What follows belongs to an exercise in optimizing a design on an open flow for small area, a short achievable clock period and few clock cycles; a production flow would make more cautious choices. The RTL was checked by simulation tests, not by an equivalence proof against the original design. Not every run is shown, and edits may drop behaviour that the tests do not exercise. Power figures rest on the tool's default switching activity, not on a simulated workload.

**Run 1: the routed nets**

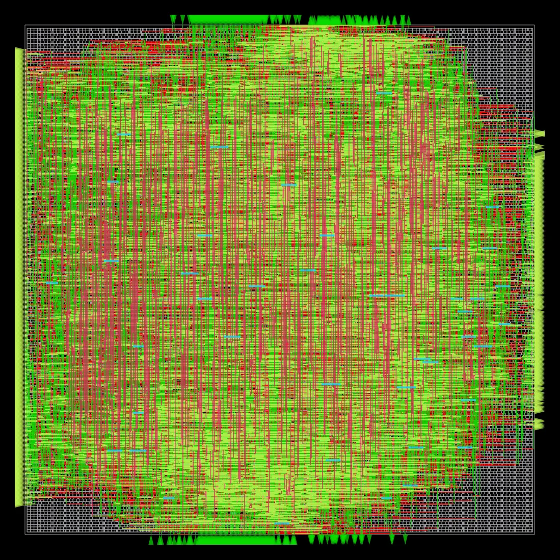
**Run 1: layout detail**

Bar = 5 um. Window x 264 to 284, y 264 to 284 um. Cells in gray, sequential cells in the stronger gray; small squares are vias.
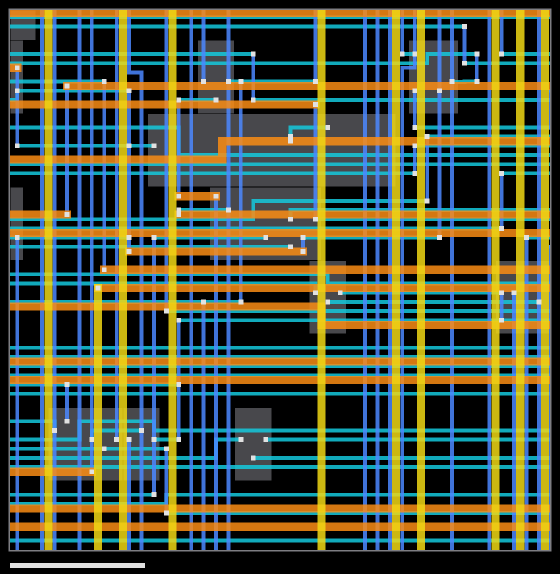
**Run 1: wiring by layer**

Only two layers are drawn.
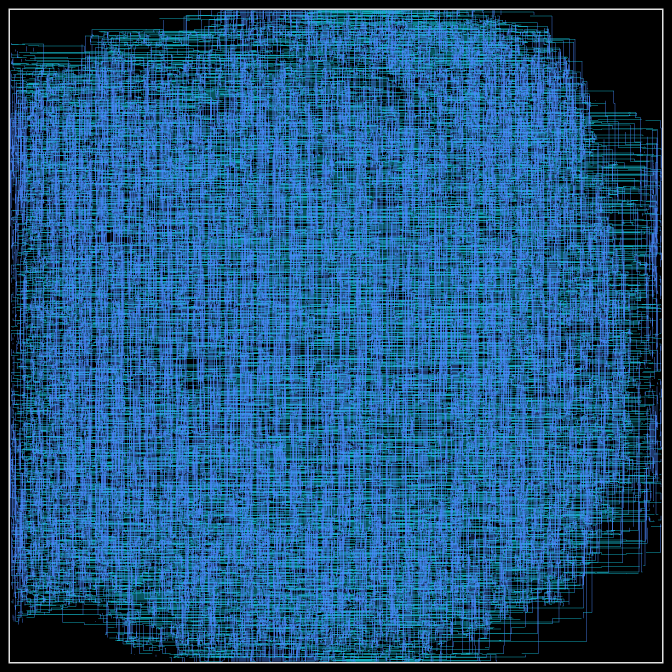
==> flow/design.v <==
module axi_stream_insert_header #(
    parameter DATA_WD = 256,
    parameter DATA_BYTE_WD = DATA_WD / 8,
    parameter BYTE_CNT_WD = $clog2(DATA_BYTE_WD)
) (
    input clk,
    input rst_n,
    input                                   valid_in,
    input       [DATA_WD-1 : 0]             data_in,
    input       [DATA_BYTE_WD-1 : 0]        keep_in,
    input                                   last_in,
    output                                  ready_in,
    output                                  valid_out,
    output      [DATA_WD-1 : 0]             data_out,
    output      [DATA_BYTE_WD-1 : 0]        keep_out,
    output                                  last_out,
    input                                   ready_out,
    input                                   valid_insert,
    input       [DATA_WD-1 : 0]             data_insert,
    input       [DATA_BYTE_WD-1 : 0]        keep_insert,
    input       [BYTE_CNT_WD : 0]           byte_insert_cnt,
    output                                  ready_insert
);
    reg                                     valid_out_r;
    reg                                     last_out_r;
    reg                                     ready_insert_r;
    reg         [DATA_WD-1 : 0]             data_out_r;
    reg         [DATA_BYTE_WD-1 : 0]        keep_out_r;
    reg         [DATA_WD-1:0]               data_insert_buf;
    reg         [DATA_BYTE_WD-1:0]          keep_insert_buf;
    reg         [BYTE_CNT_WD:0]             byte_insert_cnt_buf;
    reg                                     overflow;
    reg         [DATA_BYTE_WD-1:0]          last_keep;
    reg         [DATA_WD-1 : 0]             last_data_out;
    reg                                     in_done;
    wire                                    adv = ~valid_out_r | ready_out;
    assign    ready_insert = ready_insert_r;
    assign    valid_out = valid_out_r;
    assign    last_out = last_out_r;
    assign    data_out =  data_out_r;
    assign    keep_out = keep_out_r;
    assign    ready_in = adv && ~ready_insert_r && ~overflow && ~in_done;
    wire      in_hs   = valid_in && ready_in;
    wire      last_hs = valid_out_r && ready_out && last_out_r;
    always @(posedge clk)   begin
        if(!rst_n)      begin
            ready_insert_r <= 1;
            keep_insert_buf <= 0;
            byte_insert_cnt_buf <= 0;
        end
        else if(valid_insert && ready_insert_r)     begin
            ready_insert_r <= 0;
            keep_insert_buf <= keep_insert;
            byte_insert_cnt_buf <= byte_insert_cnt;
        end
        else if(last_hs)       begin
            ready_insert_r <= 1;
            keep_insert_buf <= 0;
            byte_insert_cnt_buf <= 0;
        end
        else        begin
            ready_insert_r <= ready_insert_r;
            keep_insert_buf <= keep_insert_buf;
            byte_insert_cnt_buf <= byte_insert_cnt_buf;
        end
    end
    always @(posedge clk)   begin
        if(!rst_n)                      in_done <= 0;
        else if(in_hs && last_in)       in_done <= 1;
        else if(last_hs)                in_done <= 0;
        else                            in_done <= in_done;
    end
    always @(posedge clk)       begin
        if      (!rst_n)                        data_insert_buf <= 0;
        else if (in_hs)                         data_insert_buf <= data_in;
        else if (valid_insert && ready_insert)  data_insert_buf <= data_insert;
        else                                    data_insert_buf <= data_insert_buf ;
    end
    always @(posedge clk)       begin
        if(!rst_n)      begin
            overflow <= 0;
            last_keep <= 0;
            last_data_out <= 0;
        end
        else if(in_hs && last_in && ((keep_in & keep_insert_buf) != 0))   begin
            overflow <= 1;
            last_keep <= (keep_in & keep_insert_buf) << DATA_BYTE_WD - byte_insert_cnt_buf;         
            last_data_out <= data_in << (DATA_BYTE_WD - byte_insert_cnt_buf) * 8;
        end
        else if(overflow && adv)        begin
            overflow <= 0;
            last_keep <= 0;
            last_data_out <= 0;
        end
        else        begin
            overflow <= overflow;
            last_keep <= last_keep;
            last_data_out <= last_data_out;
        end
    end
    always @(posedge clk)       begin
        if(!rst_n)      begin
            data_out_r <= 0;
            valid_out_r <= 0;
            keep_out_r <= 0;
            last_out_r <= 0;
        end
        else if(adv && overflow)        begin            
            data_out_r <= last_data_out;
            valid_out_r <= 1'b1;
            keep_out_r <= last_keep;
            last_out_r <= 1'b1;
        end
        else if(in_hs)      begin                        
            data_out_r <= (data_insert_buf << DATA_WD - byte_insert_cnt_buf * 8) | (data_in >> byte_insert_cnt_buf * 8);
            valid_out_r <= 1'b1;
            keep_out_r <= (keep_insert_buf << DATA_BYTE_WD - byte_insert_cnt_buf) | (keep_in >> byte_insert_cnt_buf);
            last_out_r <= last_in && ((keep_in & keep_insert_buf) == 0);
        end
        else if(adv)        begin                        
            data_out_r <= 0;
            valid_out_r <= 0;
            keep_out_r <= 0;
            last_out_r <= 0;
        end
        else        begin
            data_out_r <= data_out_r;
            valid_out_r <= valid_out_r;
            keep_out_r <= keep_out_r;
            last_out_r <= last_out_r;
        end
    end
endmodule
==> flow/run.sh <==
#!/bin/bash
# synth_recipe.tcl (not shown) runs the flow's synth.tcl, then flattens the netlist and writes it again
# the make line also repeats each setting of config.mk as NAME=value (left out here)
make -C /OpenROAD-flow-scripts/flow DESIGN_CONFIG=/design/flow/config.mk WORK_HOME=/design/flow/orfs CLKGATE_MAP_FILE= SYNTH_SCRIPT=/design/flow/synth_recipe.tcl finish
==> flow/config.mk <==
export PLATFORM = sky130hd
export DESIGN_NAME = axi_stream_insert_header
export DESIGN_NICKNAME = axi_stream_insert_header
export VERILOG_FILES = /design/flow/design.v
export SDC_FILE = /design/flow/constraint.sdc
export NUM_CORES = 4
export LEC_CHECK = 0
export CAP_MARGIN = 20
export CORE_MARGIN = 2
export CORE_UTILIZATION = 25
export SLEW_MARGIN = 20
==> flow/constraint.sdc <==
create_clock -name core_clock -period 5.5 [get_ports {clk}]
set_input_delay 1.1000 -clock core_clock [delete_from_list [all_inputs] [get_ports {clk}]]
set_output_delay 1.1000 -clock core_clock [all_outputs]
set_load 0.01 [all_outputs]
==> results.py, run 1 <==
metrics = {
    "critical_path": {
        "cp-start-kind": "register",
        "crit_slowest_cell": "a211oi_1",
        "required_ns": 6.31,
        "crit_path_max_incr_delay_ns": 0.73,
        "worstPathMaxFanout": 26,
        "cp_cell_sequence": "inv_8, ha_4, buf_12, mux2i_1, nand2_1, and3_1, mux2i_1, o22ai_1, a211oi_1, buf_4, nor2_1",
        "cp_top_family": "compound AO/OA/AOI/OAI gates",
    },
    "synthesis": {
        "yosys-top-cells-area": "dfxtp_1 24%, mux2i_1 11%, mux4_2 11%",
        "syn_nets": 9814,
        "syn-cell-area_um2": 73900,
        "ys_seq_elements": 875,
        "yosysMostFrequentCell": "nand2_1",
        "synth_commonest_cells": "1536 x nand2_1, 875 x dfxtp_1, 849 x nor2_1, 846 x mux2i_1, 551 x o21ai_0",
        "postSynthCellCount": 9225,
        "seq_area_frac_synth_pct": 23.7,
    },
    "drt": {
        "wl_met3_um": 138000,
        "via_per_inst": 6.90,
        "ant_nets": 0,
        "dr_total_vias": 100092,
    },
    "sta": {
        "clock_skew_ns": 0.0822,
        "setup_slack_ns": 0.644,
        "fmax_ghz": 0.206,
        "setup_tns_ns": 0,
        "slew_headroom_pct": 8.09,
        "finalHoldViolCount": 0,
        "drv_slew": 0,
    },
    "grt": {
        "grt_pass1_vias": 88124,
        "grt_max_degree": 225,
        "use_met3_pct": 30.8,
        "grt-busiest-layer": "met2",
        "antenna_found_initial": 143,
    },
    "floorplanning": {
        "initial_core_util_pct": 25.1,
        "die_h_um": 548,
        "dieArea_um2": 300000,
    },
    "pwr": {
        "sw_frac_of_total_pct": 51.5,
        "powerSeq_mw": 7.24,
        "clkPwrFrac_pct": 24.7,
        "comb_power_share_pct": 54.0,
    },
    "job": {
        "maxCapViolations": 0,
    },
    "placement": {
        "io_buffers": 879,
        "place_area_um2": 94300,
    },
    "status": {
        "status": "no timing/DRC/antenna violations",
    },
    "cells_and_area": {
        "stdcell_count": 14511,
        "finish.instance_area_um2": 98500,
    },
    "clock_tree": {
        "cts.sinks": 875,
        "clockBufferDepth": 4,
    },
    "min_path": {
        "hp-start": "last_data_out[230]$_SDFFE_PN0P_",
    },
}
Testbench counts for the RTL of run 1, summed over its fixed seeds: cycles 13,311.
Notes on 'the routed nets' above:
met1 WL: 312000 um
final wirelength: 813000 um
WL/cell: 56.0 um
met2 WL post-DR: 294000 um

Notes on 'layout detail' above:
layer	color
met4	yellow
met1	cyan
met2	blue
met3	orange
sequential cells in the window	0
cells with their middle in the window	9
most frequent	nand2_1 (3)

Notes on 'wiring by layer' above:
layer	color	wire length
met1	cyan	312 mm
met2	blue	294 mm

==> run 1: layout make-up <==
type | count | area (um^2)
Sequential cell | 875 | 17500
Antenna cell | 84 | 210
Tap cell | 3919 | 4900
Clock inverter | 43 | 554
Multi-Input combinational cell | 7285 | 52300
Inverter | 51 | 219
Clock buffer | 169 | 3370
Fill cell | 31318 | 196000
Timing Repair Buffer | 2085 | 19300
==> run 1: kinds of logic after synthesis <==
family	after synthesis	share of synthesized area (%)
AND/OR/NAND/NOR	2860	15.9
adder cells (fa/ha/maj)	1	0.0169
buffers and inverters	1065	6.28
XOR/XNOR	4	0.0576
multiplexers	1486	26.5
AO/OA/AOI/OAI	2934	27.5
flip-flops	875	23.7
==> run 1: final timing paths <==
path	end	cells after the start
worst max-delay path	data_out_r[88]$_SDFFE_PN0P_	11
worst min-delay path	last_data_out[230]$_SDFFE_PN0P_	2
worst max register to register	data_out_r[88]$_SDFFE_PN0P_	11
worst min register to register	last_data_out[230]$_SDFFE_PN0P_	2
==> run 1: registers in the layout, indices dropped and copies added (netlist names), 6 cells and up <==
name / flops
keep_insert_buf: 32
last_keep: 32
data_insert_buf: 256
keep_out_r: 32
data_out_r: 256
byte_insert_cnt_buf: 6
last_data_out: 256
==> run 2: a larger rewrite; changed files in full <==
removed: flow/run.sh
==> flow/design.v <==
module axi_stream_insert_header #(
    parameter DATA_WD = 256,
    parameter DATA_BYTE_WD = DATA_WD / 8,
    parameter BYTE_CNT_WD = $clog2(DATA_BYTE_WD)
) (
    input clk,
    input rst_n,
    input                                   valid_in,
    input       [DATA_WD-1 : 0]             data_in,
    input       [DATA_BYTE_WD-1 : 0]        keep_in,
    input                                   last_in,
    output                                  ready_in,
    output                                  valid_out,
    output      [DATA_WD-1 : 0]             data_out,
    output      [DATA_BYTE_WD-1 : 0]        keep_out,
    output                                  last_out,
    input                                   ready_out,
    input                                   valid_insert,
    input       [DATA_WD-1 : 0]             data_insert,
    input       [DATA_BYTE_WD-1 : 0]        keep_insert,
    input       [BYTE_CNT_WD : 0]           byte_insert_cnt,
    output                                  ready_insert
);
    reg                         hdr_r;       
    reg                         xsel_r;      
    reg                         hb_r;        
    reg                         spill_r;     
    reg  [BYTE_CNT_WD-1:0]      cnt_r;       
    reg  [3:0]                  sa_r;        
    reg  [3:0]                  sb_r;        
    reg  [2:0]                  sc_r;        
    reg  [DATA_BYTE_WD-1:0]     hmask_r;     
    reg  [DATA_WD-1:0]          buf_r;
    reg                         valid_out_r;
    reg                         last_out_r;
    reg  [DATA_BYTE_WD-1:0]     lkeep_r;     
    reg  [DATA_WD-1:0]          data_out_r;
    wire adv = ~valid_out_r | ready_out;
    genvar g;
    wire spill_c = |(keep_in & hmask_r);
    wire hdr32   = byte_insert_cnt[BYTE_CNT_WD];
    assign ready_in     = hdr_r & ~hb_r & adv;
    assign ready_insert = ~hdr_r & adv;
    wire   in_hs    = valid_in & ready_in;
    wire   hdr_hs   = valid_insert & ready_insert;
    wire   end_now  = in_hs & last_in & ~spill_c;            
    wire   to_idle  = end_now | (spill_r & adv);
    wire [DATA_BYTE_WD-1:0] rka, rkb, rk;
    wire [2*DATA_BYTE_WD-1:0] kk = {keep_in, keep_in};
    generate
        for (g = 0; g < DATA_BYTE_WD; g = g + 1) begin : g_rka
            axi_stream_insert_header_ao4 u_rka (.s(sa_r), .d({kk[g+24], kk[g+16], kk[g+8], kk[g]}), .y(rka[g]));
        end
    endgenerate
    wire [2*DATA_BYTE_WD-1:0] kka = {rka, rka};
    generate
        for (g = 0; g < DATA_BYTE_WD; g = g + 1) begin : g_rkb
            axi_stream_insert_header_ao4 u_rkb (.s(sb_r), .d({kka[g+6], kka[g+4], kka[g+2], kka[g]}), .y(rkb[g]));
        end
    endgenerate
    assign rk = sc_r[1] ? {rkb[0], rkb[31:1]} : rkb;
    wire [DATA_BYTE_WD-1:0] tmask;
    generate
        for (g = 0; g < DATA_BYTE_WD; g = g + 1) begin : g_tmask
            assign tmask[g] = hmask_r[DATA_BYTE_WD - 1 - g];
        end
    endgenerate
    wire [DATA_BYTE_WD-1:0] lkeep = spill_c ? (rk & tmask) : (rk | tmask);
    wire [DATA_WD-1:0] x = xsel_r ? data_in : data_insert;
    wire               hb_nx = hdr_hs ? hdr32 : (hb_r & ~adv);
    wire [8*63-1:0] s0 = {buf_r[8*31-1:0], data_in};
    wire [8*39-1:0] sa;
    wire [8*33-1:0] sb;
    wire [DATA_WD-1:0] fun;
    genvar l;
    generate
        for (l = 0; l < 8*39; l = l + 1) begin : g_sa
            axi_stream_insert_header_ao4 u_sa (.s(sa_r), .d({s0[l+8*24], s0[l+8*16], s0[l+8*8], s0[l]}), .y(sa[l]));
        end
        for (l = 0; l < 8*33; l = l + 1) begin : g_sb
            axi_stream_insert_header_ao4 u_sb (.s(sb_r), .d({sa[l+8*6], sa[l+8*4], sa[l+8*2], sa[l]}), .y(sb[l]));
        end
        for (l = 0; l < 8*32; l = l + 1) begin : g_sc
            axi_stream_insert_header_ao3 u_sc (.s(sc_r), .d({buf_r[l], sb[l+8], sb[l]}), .y(fun[l]));
        end
    endgenerate
    wire [BYTE_CNT_WD-1:0] cnt_nx = hdr_hs  ? (hdr32 ? {BYTE_CNT_WD{1'b0}} : byte_insert_cnt[BYTE_CNT_WD-1:0]) :
                                    to_idle ? {BYTE_CNT_WD{1'b0}} : cnt_r;
    always @(posedge clk) begin
        if (!rst_n) begin
            hdr_r   <= 1'b0;
            xsel_r  <= 1'b0;
            hb_r    <= 1'b0;
            spill_r <= 1'b0;
            cnt_r   <= 0;
            sa_r    <= 4'b0001;
            sb_r    <= 4'b0001;
            sc_r    <= 3'b001;
        end else begin
            if (hdr_hs)
                hdr_r <= 1'b1;
            else if (in_hs && last_in)
                hdr_r <= 1'b0;
            xsel_r <= hdr_hs | (xsel_r & ~(in_hs & last_in));
            hb_r   <= hb_nx;
            if (in_hs && last_in && spill_c)
                spill_r <= 1'b1;
            else if (adv)
                spill_r <= 1'b0;
            cnt_r  <= cnt_nx;
            sa_r   <= 4'b0001 << cnt_nx[4:3];
            sb_r   <= 4'b0001 << cnt_nx[2:1];
            sc_r   <= hb_nx ? 3'b100 : (3'b001 << cnt_nx[0]);
        end
    end
    always @(posedge clk) begin
        if (hdr_hs || in_hs)
            buf_r <= x;
        if (hdr_hs)
            hmask_r <= hdr32 ? {DATA_BYTE_WD{1'b0}} : keep_insert;
    end
    always @(posedge clk) begin
        if (!rst_n) begin
            valid_out_r <= 1'b0;
            last_out_r  <= 1'b0;
        end else if (adv) begin
            valid_out_r <= in_hs | spill_r | hb_r;
            last_out_r  <= spill_r | end_now;
        end
    end
    always @(posedge clk) begin
        if (adv)
            data_out_r <= fun;
        if (in_hs)
            lkeep_r <= lkeep;
    end
    assign valid_out = valid_out_r;
    assign last_out  = last_out_r;
    assign data_out  = data_out_r;
    assign keep_out  = lkeep_r | {DATA_BYTE_WD{~last_out_r}};
endmodule
module axi_stream_insert_header_ao4 (
    input  [3:0] s,
    input  [3:0] d,
    output       y
);
    assign y = |(s & d);
endmodule
module axi_stream_insert_header_ao3 (
    input  [2:0] s,
    input  [2:0] d,
    output       y
);
    assign y = |(s & d);
endmodule
==> flow/flow/run.sh <==
#!/bin/bash
# Standard ORFS layout (standard.sh), with the port buffers that
# global placement inserts made from sky130_fd_sc_hd__buf_1 instead of the
# cell buffer_ports would pick; timing repair still resizes them as needed.
set -euo pipefail
export BUFFER_PORTS_ARGS="-buffer_cell sky130_fd_sc_hd__buf_1"
bash standard.sh finish > standard_flow.log 2>&1
==> flow/standard.sh <==
#!/bin/bash
# synth_recipe.tcl (not shown) runs the flow's synth.tcl, then flattens the netlist and writes it again
# the make line also repeats each setting of config.mk as NAME=value (left out here)
make -C /OpenROAD-flow-scripts/flow DESIGN_CONFIG=/design/flow/config.mk WORK_HOME=/design/flow/orfs CLKGATE_MAP_FILE= SYNTH_SCRIPT=/design/flow/synth_recipe.tcl "${@:-finish}"
==> flow/config.mk <==
export PLATFORM = sky130hd
export DESIGN_NAME = axi_stream_insert_header
export DESIGN_NICKNAME = axi_stream_insert_header
export VERILOG_FILES = /design/flow/design.v
export SDC_FILE = /design/flow/constraint.sdc
export NUM_CORES = 4
export LEC_CHECK = 0
export CAP_MARGIN = 20
export CORE_MARGIN = 2
export CORE_UTILIZATION = 50
export SETUP_SLACK_MARGIN = 2.6
export SLEW_MARGIN = 20
export SYNTH_HIERARCHICAL = 1
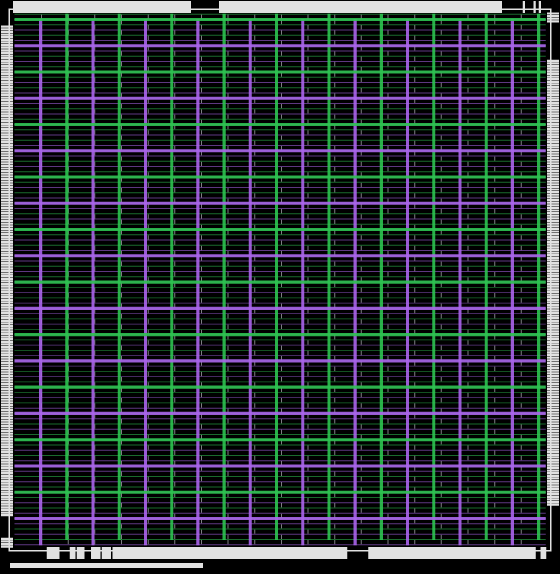
**Above:** run 2 (PDN straps and rails).
Bar = 100 um. Pins as bars on the die edge. Tap cells in gray.
net	color
VSS	purple
VDD	green
met5 straps	20
signal pins	880
tap cells	978
die width: 280 um
Max VDD drop: 0.287 mV

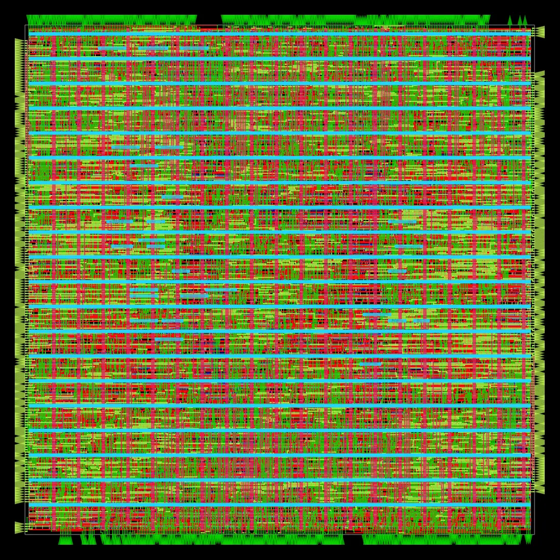
**Above:** run 2 (top view of the die).
I/O Pins: 880
FP Rows: 101
area of the die: 78200 um^2
final core occ: 60.1%
chip height: 280 um

==> results.py, run 2 <==
metrics = {
    "status": {
        "status": "no timing/DRC/antenna violations",
    },
    "floorplanning": {
        "taps": 978,
        "initial_core_util_pct": 50.3,
    },
    "grt": {
        "grt_pass1_vias": 35925,
        "use_met3_pct": 11.0,
        "antenna_found_initial": 60,
        "grt-busiest-layer": "met2",
        "grt_max_degree": 232,
        "met2_usage_pct": 60.4,
        "use_met1_pct": 53.1,
    },
    "synthesis": {
        "yosysMostFrequentCell": "a22oi_1",
        "synth_xor_area_share_pct": 0,
        "synth_commonest_cells": "1297 x a22oi_1, 650 x nand2_1, 576 x edfxtp_1, 288 x mux2_2, 258 x inv_1",
        "syn-cell-area_um2": 38000,
        "postSynthCellCount": 3544,
        "yosys-top-cells-area": "edfxtp_1 46%, a22oi_1 26%, mux2_2 8.5%",
        "ys_seq_elements": 597,
        "muxShareOfSynthArea_pct": 8.54,
        "synth_top_family_by_area": "compound AO/OA/AOI/OAI gates",
        "seq_area_frac_synth_pct": 46.7,
        "syn_nets": 4132,
    },
    "min_path": {
        "whs_endpoint": "cnt_r[0]$_SDFF_PN0_",
        "min_delay_path_depth": 2,
        "hp-start": "cnt_r[0]$_SDFF_PN0_",
    },
    "critical_path": {
        "cp_top_family": "simple AND/OR/NAND/NOR gates",
        "crit_end": "ready_in",
        "worstPathMaxFanout": 10,
        "required_ns": 4.40,
        "worst-path-stages": 4,
        "reg2reg_depth": 7,
        "cp-start-kind": "primary input",
        "r2r_end": "data_out_r[246]$_DFFE_PN_",
        "crit_slowest_cell": "nor2b_4",
        "cp_cell_sequence": "buf_1, nor2b_4, nor3b_2, buf_1",
        "crit_path_max_incr_delay_ns": 0.28,
    },
    "cells_and_area": {
        "inverters": 258,
        "multi_input_area_share_pct": 42.2,
        "ff_latch_area_um2": 17800,
        "largestRegisters": "buf_r x256, data_out_r x256",
        "n_clock_buffer": 96,
        "seq_cell_count": 597,
        "multi_input_cells": 2644,
        "layout.nonclk_buf_share_pct": 8.76,
        "multi_input_area_um2": 19100,
        "seq_area_share_pct": 39.1,
        "num-nonclk-buffers": 931,
        "diodes": 32,
        "clkCellAreaFrac_pct": 4.93,
        "dominant_cells": "multi-input combinational cells",
    },
    "sta": {
        "drv_slew": 0,
        "fmax_ghz": 0.353,
        "slew_headroom_pct": 25.6,
        "clock_skew_ns": 0.0185,
        "setup_viol": 0,
        "setup_slack_ns": 2.67,
        "finalHoldViolCount": 0,
    },
    "job": {
        "maxCapViolations": 0,
    },
    "drt": {
        "ant_nets": 0,
        "wl_per_cell_um": 30.1,
        "dr_total_vias": 39719,
        "via_per_inst": 7.14,
        "drt_wl_total_um": 167000,
    },
    "placement": {
        "io_buffers": 879,
    },
    "clock_tree": {
        "cts.sinks": 597,
        "clockBufferDepth": 3,
        "cts_made_buffers": 70,
    },
}
Testbench counts for the RTL of run 2, summed over its fixed seeds: cycles 11,524.
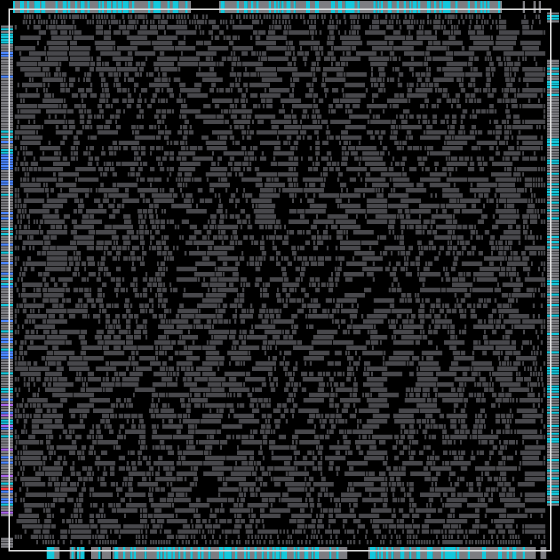
**Above:** run 2 (pin map).
Pins as bars across the die edge, other pins in gray.
port	color	pins	direction	edge
keep_insert	blue	32	input	left
valid_insert	red	1	input	left
data_insert	cyan	256	input	93 top, 86 bottom, 51 right, 26 left
byte_insert_cnt	purple	6	input	left
all pins by edge	262 top, 253 bottom, 191 left, 174 right

-- run 2: cell types whose count changed after synthesis, sizes merged, moves of 487 or more --
cell    change
mux2i     -846
nand2     -888
a22oi     +965
o21ai     -547
nor2      -849
a21oi     -535
clkbuf    -487
dfxtp     -854
edfxtp    +576
-- run 2: report_power, final --
part / leakage [nW] / internal, mW / switching, mW
combinational: 9.50 / 1.85 / 3.25
clock: 1.09 / 2.77 / 1.91
sequential: 6.04 / 6.05 / 0.676
-- run 2: routing by layer --
metal | up-vias | share of wire (%)
li1 | 16992 | -
met1 | 19057 | 37
met2 | 3103 | 45
met3 | 513 | 13
met4 | 54 | 5.7
met5 | - | 0.19
-- run 2: stage by stage --
stage	cell area, um^2	TNS [ns]
after floorplan	38000	-296.03
after global placement	42900	0
after detailed placement	42900	0
after CTS	45200	0
after global routing	45400	0
final	45400	0
-- run 2: timing repair --
item                                   in CTS  in global routing
endpoints found under the hold margin       0                  0
gates cloned                                1                  2
gates resized for setup                     2                  5
setup endpoints to repair                 267                265
hold buffers                                0                  0
buffers inserted                            1                  2

port drivers added, routing unchanged:
No port has a modelled driver above. Below, the same layouts with a new extraction and two added sets of constraints.
Step 1, drivers: a clkbuf_16 drives clk and a buf_2 each remaining input, both assumed.
Step 2 moves the port delays by t, midway between the first and last clock arrival at a register: inputs arrive t later, outputs are due t later. That takes back most of the time a late clock gives input paths.
Slacks: ideal / step 1 / step 2; pairs: ideal / step 1.
run | t (ns) | setup slack, ns | hold slack, ns | clock arrival spread, ns | worst data-port slew with drivers (ns)
run 1 | 1.052 | 0.644 / 0.644 / 0.068 | 0.444 / 0.444 / 0.444 | 0.084 / 0.084 | 0.15
run 2 | 0.671 | 2.667 / 2.646 / 2.100 | 0.526 / 0.526 / 0.526 | 0.019 / 0.019 | 0.18
After both steps setup and hold are still met in every run listed. For run 1, which loses most, drivers alone change the setup slack by 0.000 ns; drivers and shift together by -0.576 ns.
